Background: an optimization exercise with open tools, aiming at small area and a short achievable clock period. Do not read the settings as production practice.
The RTL was checked by simulation tests, not by an equivalence proof against the original design.
The series may have gaps, and a smaller design here may also do less where the tests do not look.
No activity file was given, so power comes from the tool's default toggle rates.

## flow/design.v in outline (module list and top-level ports)
// module mulMatrix: 7109 lines
// module mm_fa: 4 lines
// module mm_aoi21: 3 lines
// module mm_inv: 3 lines
// module mm_nand: 3 lines
// module mm_nor: 3 lines
// module mm_oai21: 3 lines
// module mm_or: 3 lines
// module mm_xnor: 3 lines
// module mm_xor: 3 lines
module mulMatrix(
	input wire [149:0] A,
	input wire [89:0] B,
	output wire [224:0] C,
	input clk);
  // ...
==> flow/flow/run.sh <==
#!/bin/bash
# The standard layout (standard synthesis, floorplan, place, CTS, route),
# with one change: the port buffers that placement inserts on every input and
# output are plain sky130_fd_sc_hd__buf_2 cells instead of the default pick.
set -euo pipefail
echo 'export BUFFER_PORTS_ARGS = -buffer_cell sky130_fd_sc_hd__buf_2' >> config.mk
bash standard.sh finish > standard_flow.log 2>&1
==> flow/standard.sh <==
#!/bin/bash
# synth_recipe.tcl (not shown) runs the flow's synth.tcl, then flattens the netlist and writes it again
# the make line also repeats each setting of config.mk as NAME=value (left out here)
make -C /OpenROAD-flow-scripts/flow DESIGN_CONFIG=/design/flow/config.mk WORK_HOME=/design/flow/orfs CLKGATE_MAP_FILE= SYNTH_SCRIPT=/design/flow/synth_recipe.tcl "${@:-finish}"
==> flow/config.mk <==
export PLATFORM = sky130hd
export DESIGN_NAME = mulMatrix
export DESIGN_NICKNAME = mulMatrix
export VERILOG_FILES = /design/flow/design.v
export SDC_FILE = /design/flow/constraint.sdc
export NUM_CORES = 4
export LEC_CHECK = 0
export CAP_MARGIN = 20
export CELL_PAD_IN_SITES_DETAIL_PLACEMENT = 1
export CELL_PAD_IN_SITES_GLOBAL_PLACEMENT = 2
export CORE_MARGIN = 2
export CORE_UTILIZATION = 40
export PLACE_DENSITY = 0.5
export SETUP_SLACK_MARGIN = 2.0
export SLEW_MARGIN = 20
export SYNTH_HIERARCHICAL = 1
export BUFFER_PORTS_ARGS = -buffer_cell sky130_fd_sc_hd__buf_2
==> flow/constraint.sdc <==
create_clock -name core_clock -period 6.0 [get_ports {clk}]
set_input_delay 1.2000 -clock core_clock [delete_from_list [all_inputs] [get_ports {clk}]]
set_output_delay 1.2000 -clock core_clock [all_outputs]
set_load 0.01 [all_outputs]
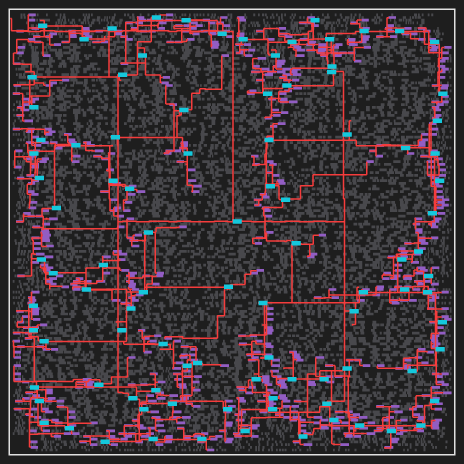
**Above:** run 1 (clock distribution).
Scale: 1 px per um.
[flip-flops] purple | count: 769
[cells driving clock nets] cyan | count: 98
[clock wires] red | length: 13400 um
routed clock nets: 99
flops lie: spread over the die
later-pin clock latency in the skew report: 810 ps
Clock Power Share: 14.0%
clock group power: 6.45 mW
clock skew: 56.2 ps

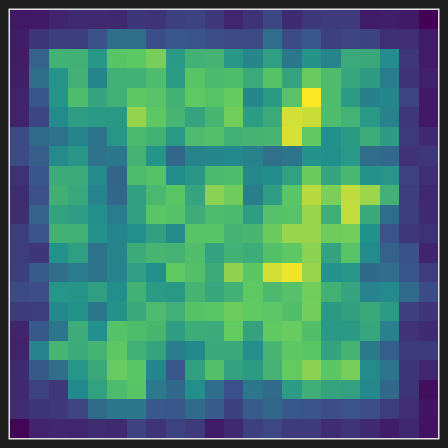
**Above:** run 1 (routed metal per tile).
22 x 22 tiles, from dark purple (low) to yellow (high), scaled to the fullest tile. Values are wire area over tile area, all layers added.
nearly empty tiles: 0.40%
densest ninth of the die: center
tiles over half the peak: 50%
fullest tile: 0.85
mean over tiles: 0.39
GRT Util Overall: 40.7%
Vias: 73200
DR WL/cell: 43.8 um
Final Routed Wirelength: 422000 um

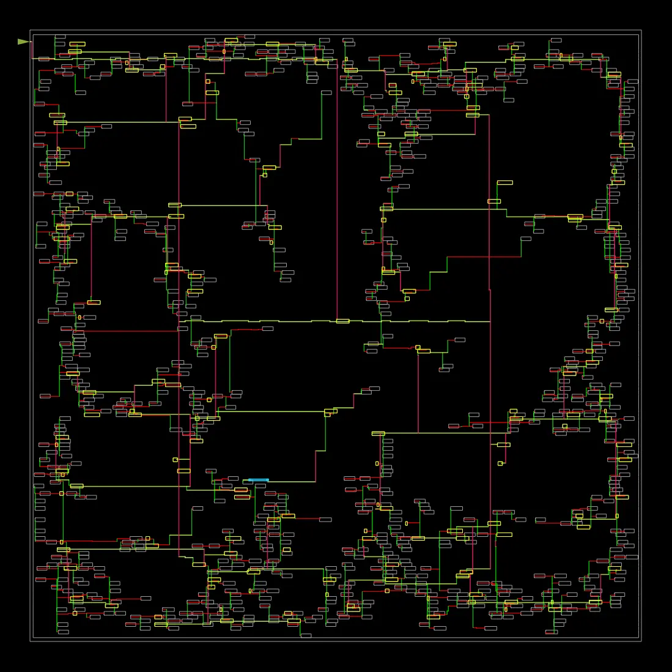
**Above:** run 1 (the clock network).
layout clock buffer count: 130
total CTS buffers: 98

==> flow_summary_export.csv, run 1 <==
group,metric,value,unit
outcome,status,"finished clean",
drt,ant_nets,0,
drt,drtPass1Iterations,17,
floorplanning,dieArea,197000,um2
drt,first_iter_violations,20300,
power_and_ir_drop,power,46.0,mW
global_route,antenna_found_initial,23,
drt,drc,0,
global_route,grt_pass1_wl,578000,um
clock_tree,cts.clk_slew.worst_paths,60,ps
sta,max-slew-margin-rel,30.5,%
yosys,yosysTopAreaCell,"fa_1",
cells_and_area,drive_gt1_share,21.3,%
sta,fmax,245,MHz
yosys,ys_seq_elements,769,
yosys,ys.flop_type,"dfxtp_1",
yosys,yosysMostFrequentCell,"a222oi_1",
clock_tree,root_buffer,"clkbuf_16",
yosys,seq_area_frac_synth,19.9,%
yosys,synth.area.top_cells,"fa_1 (30%), a222oi_1 (22%), dfxtp_1 (20%)",
yosys,netlist_area,77500,um2
critical_path,regToRegSetupSlack,1920,ps
critical_path,worstPathMaxFanout,7,
sta,grt_setup_unrepaired,"true",
floorplanning,start_util,40.2,%
critical_path,crit_buf_inv,1,
clock_tree,postCtsResizedCells,120,
flow_run,max_cap_viol_count,0,
sta,setup_slack,1920,ps
yosys,synth_top_area_share,30.4,%
yosys,yosysWarningCount,7,
critical_path,ff2ff_path_depth,8,
cells_and_area,num-fill-cells,20500,
critical_path,critPathKind,"reg2reg",
place,io_buffers,465,
sta,maxSlewViolCount,0,
critical_path,cp_data_arrival_time,4750,ps
cells_and_area,fin_nets,8503,
clock_tree,htreeDepth,3,
critical_path,slowest_delay,710,ps
critical_path,slowest_stage,"a222oi_1",
clock_tree,cts.sinks,769,
clock_tree,holdBufCountCts,0,
power_and_ir_drop,peakVddDrop,0.316,mV
global_route,grt_overflow,0,
place,post-place-ws,1730,ps
global_route,grt_pass1_vias,75800,
yosys,yosysUniqueCellTypes,45,
worst_hold_path,hp-class,"in2reg",
sta,final.period_utilization,67.9,%
place,place_inst,9397,
yosys,synth_cells,7294,
critical_path,critPathCaptureType,"flop",
critical_path,cp-start-kind,"flop",
global_route,grt_max_degree,51,
## run 1: cell families (layout without fill, tap and decap cells)
logic type / Yosys count / in the layout / synth area share, %
AOI/OAI and AO/OA: 2248 / 2248 / 26.3
buffers and inverters: 1563 / 1343 / 8.66
adders and majority gates: 1254 / 1254 / 31.7
xor gates and xnor gates: 822 / 822 / 9.29
DFF: 769 / 769 / 19.9
and+or+nand+nor: 637 / 637 / 4.21
other: 1 / 31 / 0.00484
## run 1: per-layer routing
| metal | global-route usage, % | vias up | part of all wire [%] |
|---|---|---|---|
| met2 | 60.5 | 7111 | 42 |
| met1 | 50.2 | 37000 | 35 |
| li1 | - | 27400 | - |
| met3 | 13.5 | 1683 | 15 |
| met5 | 0 | - | 0.032 |
| met4 | 27.4 | 18 | 8.1 |
## run 1: power breakdown
group / leakage (nW) / internal, mW / total, mW / switching, mW
clock: 1.65 / 3.77 / 6.45 / 2.68
combinational: 21.6 / 13.4 / 29.8 / 16.5
sequential: 6.52 / 7.02 / 9.70 / 2.69
total: 29.7 / 24.2 / 46.0 / 21.8
## run 1: placed cells by master (no fill, tap or decap), types with 12 or more instances in the layout
master,Yosys,layout
o21a_1,13,13
fa_1,1176,1173
o21ai_1,61,60
conb_1,1,15
buf_4,225,410
or2_1,90,90
xnor2_1,591,585
clkbuf_8,0,13
and2_1,70,70
clkinv_2,0,13
a222oi_1,1680,1680
xor2_1,231,226
dfxtp_1,769,529
dfxtp_2,0,122
a21oi_2,136,136
diode_2,0,16
inv_1,210,210
nor2b_1,155,155
clkbuf_16,0,100
buf_6,0,26
o21ai_0,242,242
a21o_1,20,20
ha_1,78,78
buf_2,0,465
buf_12,0,41
bufinv_16,0,13
dfxtp_4,0,118
a21oi_1,55,55
clkbuf_1,1041,18
nand2_1,119,119
nor2_1,160,160
nand3_1,12,12
## run 1: metrics by stage
step | hold WS, ps | instance area (um2) | utilization (%)
final | 519 | 85700 | 44.5
after CTS | 459 | 84800 | 44.0
after global placement | 989 | 81100 | 42.1
after detailed placement | 1010 | 81100 | 42.1
after floorplan | 1010 | 77500 | -
after global routing | 507 | 85600 | 44.5
## run 1: final cells by class
class | count | area share, %
inverter | 210 | 0.920
tap | 2526 | 3.69
clock buffer | 130 | 3.18
clock inverter | 50 | 0.840
multi-input combinational | 4976 | 64.8
sequential | 769 | 18.7
timing repair buffer | 953 | 7.84
antenna | 16 | 0.0467
==> run 1 -> run 2 <==
==> flow/flow/run.sh (replaced) <==
#!/bin/bash
# The standard layout (standard synthesis, floorplan, place, CTS, route),
# with one change: the port buffers that placement inserts on every input and
# output are plain sky130_fd_sc_hd__buf_1 cells instead of the default pick.
set -euo pipefail
echo 'export BUFFER_PORTS_ARGS = -buffer_cell sky130_fd_sc_hd__buf_1' >> config.mk
bash standard.sh finish > standard_flow.log 2>&1
--- a/flow/config.mk
+++ b/flow/config.mk
@@ -9,9 +9,9 @@
 export CELL_PAD_IN_SITES_DETAIL_PLACEMENT = 1
 export CELL_PAD_IN_SITES_GLOBAL_PLACEMENT = 2
 export CORE_MARGIN = 2
-export CORE_UTILIZATION = 40
-export PLACE_DENSITY = 0.5
+export CORE_UTILIZATION = 48
+export PLACE_DENSITY = 0.55
 export SETUP_SLACK_MARGIN = 2.0
 export SLEW_MARGIN = 20
 export SYNTH_HIERARCHICAL = 1
-export BUFFER_PORTS_ARGS = -buffer_cell sky130_fd_sc_hd__buf_2
+export BUFFER_PORTS_ARGS = -buffer_cell sky130_fd_sc_hd__buf_1
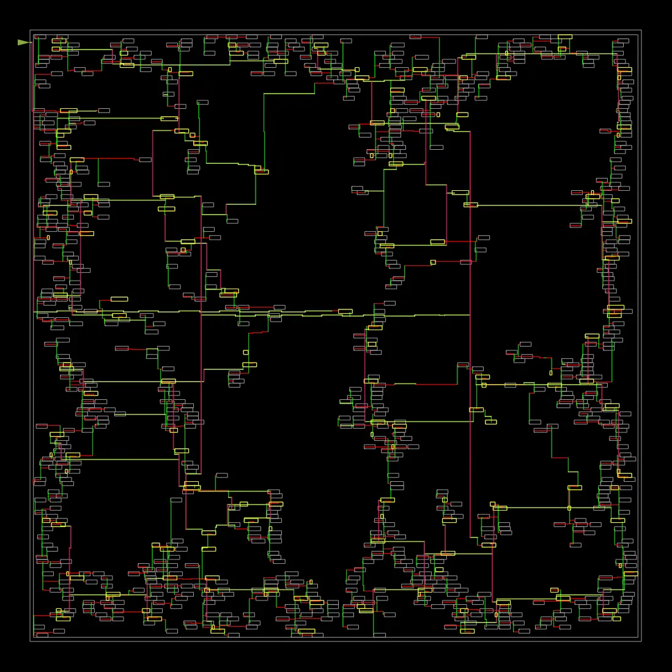
**Above:** run 2 (the clock network).
later-pin clock latency in the skew report: 790 ps
sequential cells: 769
layout clock buffer count: 129
Sink Count: 769

==> flow_summary_export.csv, run 2 <==
group,metric,value,unit
global_route,track_usage,46.2,%
yosys,netlist_area,77500,um2
yosys,yosysTopAreaCell,"fa_1",
yosys,synth_compound_area_share,26.3,%
floorplanning,start_util,48.3,%
clock_tree,cts_made_buffers,89,
floorplanning,dieArea,165000,um2
global_route,antenna_found_initial,15,
place,io_buffers,465,
critical_path,slowest_stage,"dfxtp_2",
yosys,synth_top_area_share,30.4,%
clock_tree,root_buffer,"clkbuf_16",
power_and_ir_drop,peakVddDrop,0.474,mV
global_route,grt_pass1_wl,550000,um
sta,fmax,245,MHz
critical_path,critPathKind,"reg2reg",
drt,first_iter_violations,22100,
cells_and_area,drive_gt1_share,13.7,%
critical_path,crit_buf_inv,1,
critical_path,regToRegSetupSlack,1920,ps
clock_tree,cts.clk_slew.worst_paths,60,ps
global_route,grt_pass1_vias,76300,
global_route,grt_busiest_layer,"met2",
critical_path,worstPathMaxFanout,16,
drt,drtPass1Iterations,22,
outcome,status,"finished clean",
yosys,ys_seq_elements,769,
sta,maxSlewViolCount,0,
sta,timing.hold.ws,521,ps
power_and_ir_drop,power,44.9,mW
drt,ant_nets,0,
yosys,seq_area_frac_synth,19.9,%
flow_run,max_cap_viol_count,0,
global_route,met3_usage,19.3,%
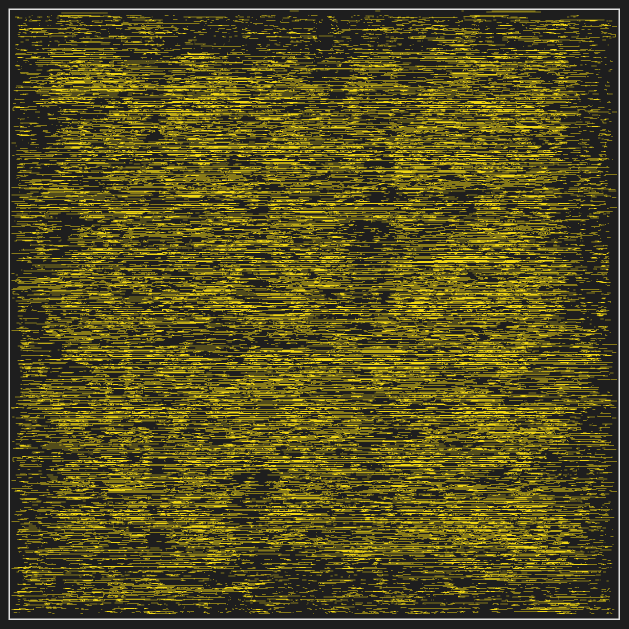
**Above:** run 2 (metal 1).
Scale: 1.5 px per um.
longest straight run: 108 um
nets with wire on the layer: 7781
Final Routed Wirelength: 397000 um
grt met1 use: 54.6%
Vias: 73700

[run 2: cell types whose count changed in the layout (fill, tap and decap cells not counted), sizes merged]
cell,previous run,this run
buf,952,908
bufinv,13,5
diode,16,10
clkinvlp,10,5
clkbuf,131,134
inv,217,214
clkinv,20,21
[run 2: metrics by stage]
step	util [%]	worst slack, ps	instances	area (um2)
6_report	52.2	1920	9202	83700
5_1_grt	52.2	1960	9194	83700
3_5_place_dp	49.6	1660	8992	79500
2_1_floorplan	-	2340	7308	77500
3_3_place_gp	49.6	1680	8991	79500
4_1_cts	51.7	1960	9156	82900
[run 2: kinds of logic after synthesis]
| kind of cell | count (synthesis) |
|---|---|
| fa+ha+maj | 1254 |
| buf+inv | 1563 |
| xor+xnor | 822 |
| other cells | 1 |
| simple gates | 637 |
| flops | 769 |
| compound gates | 2248 |
[run 2: per-layer routing]
metal	vias up	share of wire [%]
met5	-	0.018
met4	10	9.4
met3	2187	17
met2	7721	41
met1	36500	33
li1	27300	-
[run 2: worst reg2reg max path: stages (launching register included)]
cell and delay (ps):
dfxtp_2 640, buf_6 410, a222oi_1 180, fa_1 530, fa_1 600, fa_1 460, fa_1 410, fa_1 480
or2_1 250
[run 2: report_power, final]
| group | leakage [nW] | switching [mW] | internal, mW |
|---|---|---|---|
| sequential | 6.51 | 2.74 | 7.01 |
| clock | 1.50 | 2.54 | 3.29 |
| combinational | 20.0 | 16.5 | 12.9 |
| total | 28.1 | 21.7 | 23.2 |
[run 2: what timing repair did]
item / 4_1_cts / 5_1_grt
endpoints found under the hold margin: 0 / 0
gates resized for setup: 112 / 109
setup endpoints to repair: 97 / 56
pin swaps: 7 / 54
setup buffers: 0 / 36
[run 2: area by class of cell]
class	instances	area (um2)
Sequential cell	769	15900
Tap cell	2160	2700
Multi-Input combinational cell	4976	55500
Timing Repair Buffer	913	5730
Fill cell	17000	76600
Clock buffer	129	2620
Inverter	210	788
Antenna cell	10	25.0
Clock inverter	35	475
==> run 2 -> run 3 <==
--- a/flow/config.mk
+++ b/flow/config.mk
@@ -11,7 +11,7 @@
 export CORE_MARGIN = 2
 export CORE_UTILIZATION = 48
 export PLACE_DENSITY = 0.55
-export SETUP_SLACK_MARGIN = 2.0
+export SETUP_SLACK_MARGIN = 2.2
 export SLEW_MARGIN = 20
 export SYNTH_HIERARCHICAL = 1
 export BUFFER_PORTS_ARGS = -buffer_cell sky130_fd_sc_hd__buf_1
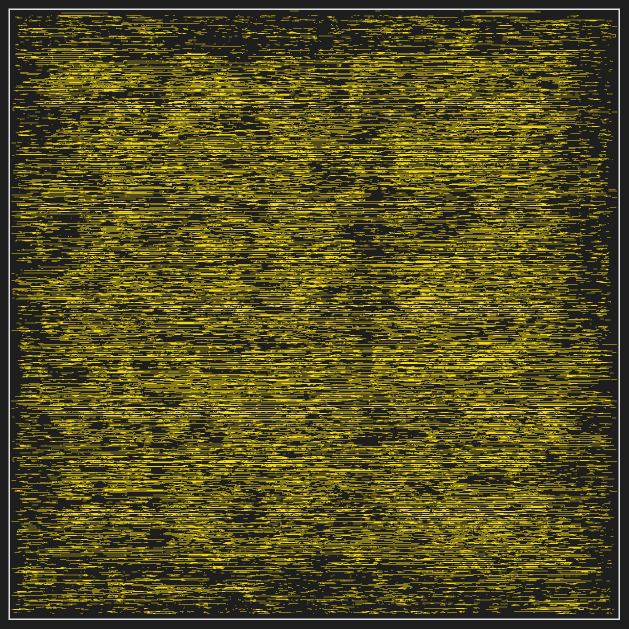
**Above:** run 3 (metal 1).
Scale: 1.5 px per um.
longest straight run: 112 um
main direction: horizontal
share of all routed wire: 32%
nets with wire on the layer: 7902
wire length on this layer: 133 mm
Vias: 75800
grt met1 use: 55.7%
Final Routed Wirelength: 421000 um

==> flow_summary_export.csv, run 3 <==
group,metric,value,unit
outcome,status,"finished clean",
place,post-place-ws,1660,ps
drt,ant_nets,0,
drt,wl_met2,168000,um
drt,first_iter_violations,22700,
sta,setup_slack,2150,ps
critical_path,regToRegSetupSlack,2150,ps
place,place_inst,8992,
place,place_area,79500,um2
power_and_ir_drop,peakVddDrop,0.465,mV
drt,drtPass1Iterations,22,
sta,maxSlewViolCount,0,
global_route,antenna_found_initial,17,
global_route,track_usage,47.8,%
critical_path,crit_buf_inv,0,
global_route,grt_pass1_wl,566000,um
clock_tree,cts.sinks,769,
drt,met1_length,133000,um
yosys,seq_area_frac_synth,19.9,%
clock_tree,cts.clk_slew.worst_paths,60,ps
yosys,ys_seq_elements,769,
cells_and_area,num-fill-cells,16900,
flow_run,max_cap_viol_count,0,
yosys,netlist_area,77500,um2
place,io_buffers,465,
sta,fmax,259,MHz
cells_and_area,multi_input_area,55800,um2
critical_path,worstPathMaxFanout,10,
global_route,grt_pass1_vias,77700,
yosys,yosysTopAreaCell,"fa_1",
cells_and_area,drive_gt1_share,16.8,%
floorplanning,dieArea,165000,um2
critical_path,slowest_stage,"dfxtp_1",
cells_and_area,postLayoutCellArea,86500,um2
drt,dr_wl_met3,73700,um
cells_and_area,regArea,16100,um2
clock_tree,root_buffer,"clkbuf_16",
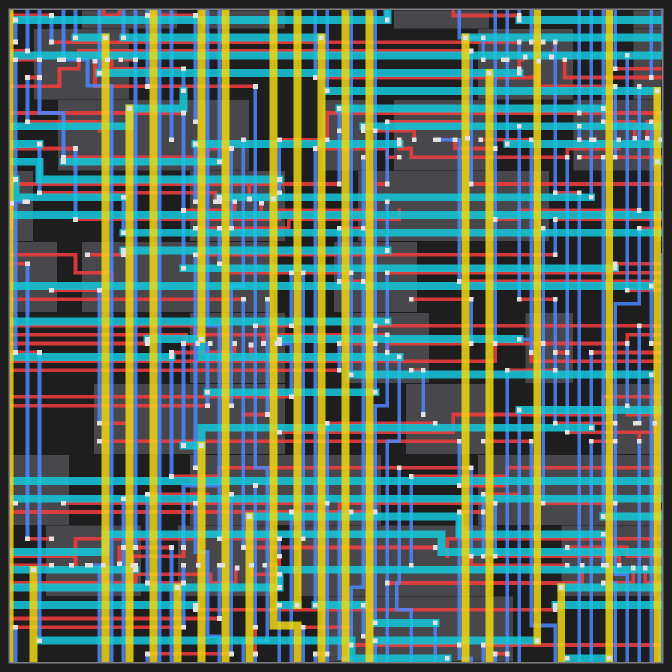
**Above:** run 3 (close-up of the layout).
Window x 190 to 215, y 109 to 134 um. Cells in gray, sequential cells in the stronger gray; small squares are vias.
[met4] yellow
[met3] cyan
[met2] blue
[met1] red
cells with their middle in the window: 23
sequential cells in the window: 0
most frequent: a222oi_1 (10), fa_1 (8), xnor2_1 (3)

run 3: cell types whose count changed in the layout (fill, tap and decap cells not counted), moves of 13 or more:
cell     change
fa_2        +36
dfxtp_1     -33
dfxtp_4     +61
buf_12      +48
xor2_1      -13
dfxtp_2     -28
buf_6       +38
fa_1        -36
buf_8       +25
buf_4       +31
run 3: what timing repair did:
action / in CTS / in global routing
pin swaps: 78 / 186
endpoints found under the setup margin: 222 / 92
setup buffers: 58 / 125
resized for setup: 295 / 182
cloned: 1 / 3
run 3: through the flow:
step                hold WS [ps]  util (%)  power [mW]
finish                       524      53.9        46.0
floorplan                   1010         -        30.1
global placement             964      49.6        37.5
global route                 517      53.9        48.4
CTS                          490      52.5        44.4
detailed placement           967      49.6        38.0
run 3: area by class of cell:
class	count	share of cell area (%)
Sequential cell	769	18.6
Clock inverter	35	0.550
Multi-Input combinational cell	4976	64.5
Clock buffer	129	3.03
Timing Repair Buffer	1064	9.22
Antenna cell	9	0.0260
Inverter	210	0.912
Tap cell	2160	3.13
run 3: routing by layer:
layer	vias to the layer above	track usage [%]
met5	-	0.149
met4	22	37.8
met3	2643	21.5
met2	8339	68.0
met1	37200	55.7
li1	27600	-
run 3: cell families after synthesis:
group	share of synthesized area, %
AO/OA/AOI/OAI	26.3
buffers and inverters	8.66
adder cells (fa/ha/maj)	31.7
XOR/XNOR	9.29
flip-flops	19.9
AND/OR/NAND/NOR	4.21
other	0.00484
run 3: power breakdown:
| group | leakage, nW | total [mW] | internal (mW) | switching [mW] |
|---|---|---|---|---|
| registers | 6.54 | 9.61 | 7.02 | 2.59 |
| logic | 21.2 | 30.5 | 13.4 | 17.1 |
| clock network | 1.50 | 5.83 | 3.29 | 2.54 |
| total | 29.3 | 46.0 | 23.7 | 22.2 |

[separate check: timing with driven ports]
Ports are ideal in the flow. The routed layouts listed here were re-timed in OpenROAD.
Step 1 assumes that a clkbuf_16 drives the clock port and a buf_2 every other input.
Step 2 times the ports against the registers' clock, not the clock port: input delays grow and output delays shrink by t, the midpoint of the rising clock arrivals with the driver on.
Slacks: ideal / step 1 / step 2; pairs: ideal / step 1.
run	t (ns)	setup slack, ns	hold WS [ns]	slew at the worst register clock pin (ns)
run 1	0.875	1.924 / 1.924 / 1.924	0.519 / 0.450 / 0.881	0.08 / 0.08
run 2	0.857	1.918 / 1.918 / 1.918	0.521 / 0.451 / 0.929	0.08 / 0.08
run 3	0.861	2.146 / 2.070 / 2.146	0.524 / 0.454 / 0.929	0.08 / 0.08
After both steps every run listed still meets setup and hold.
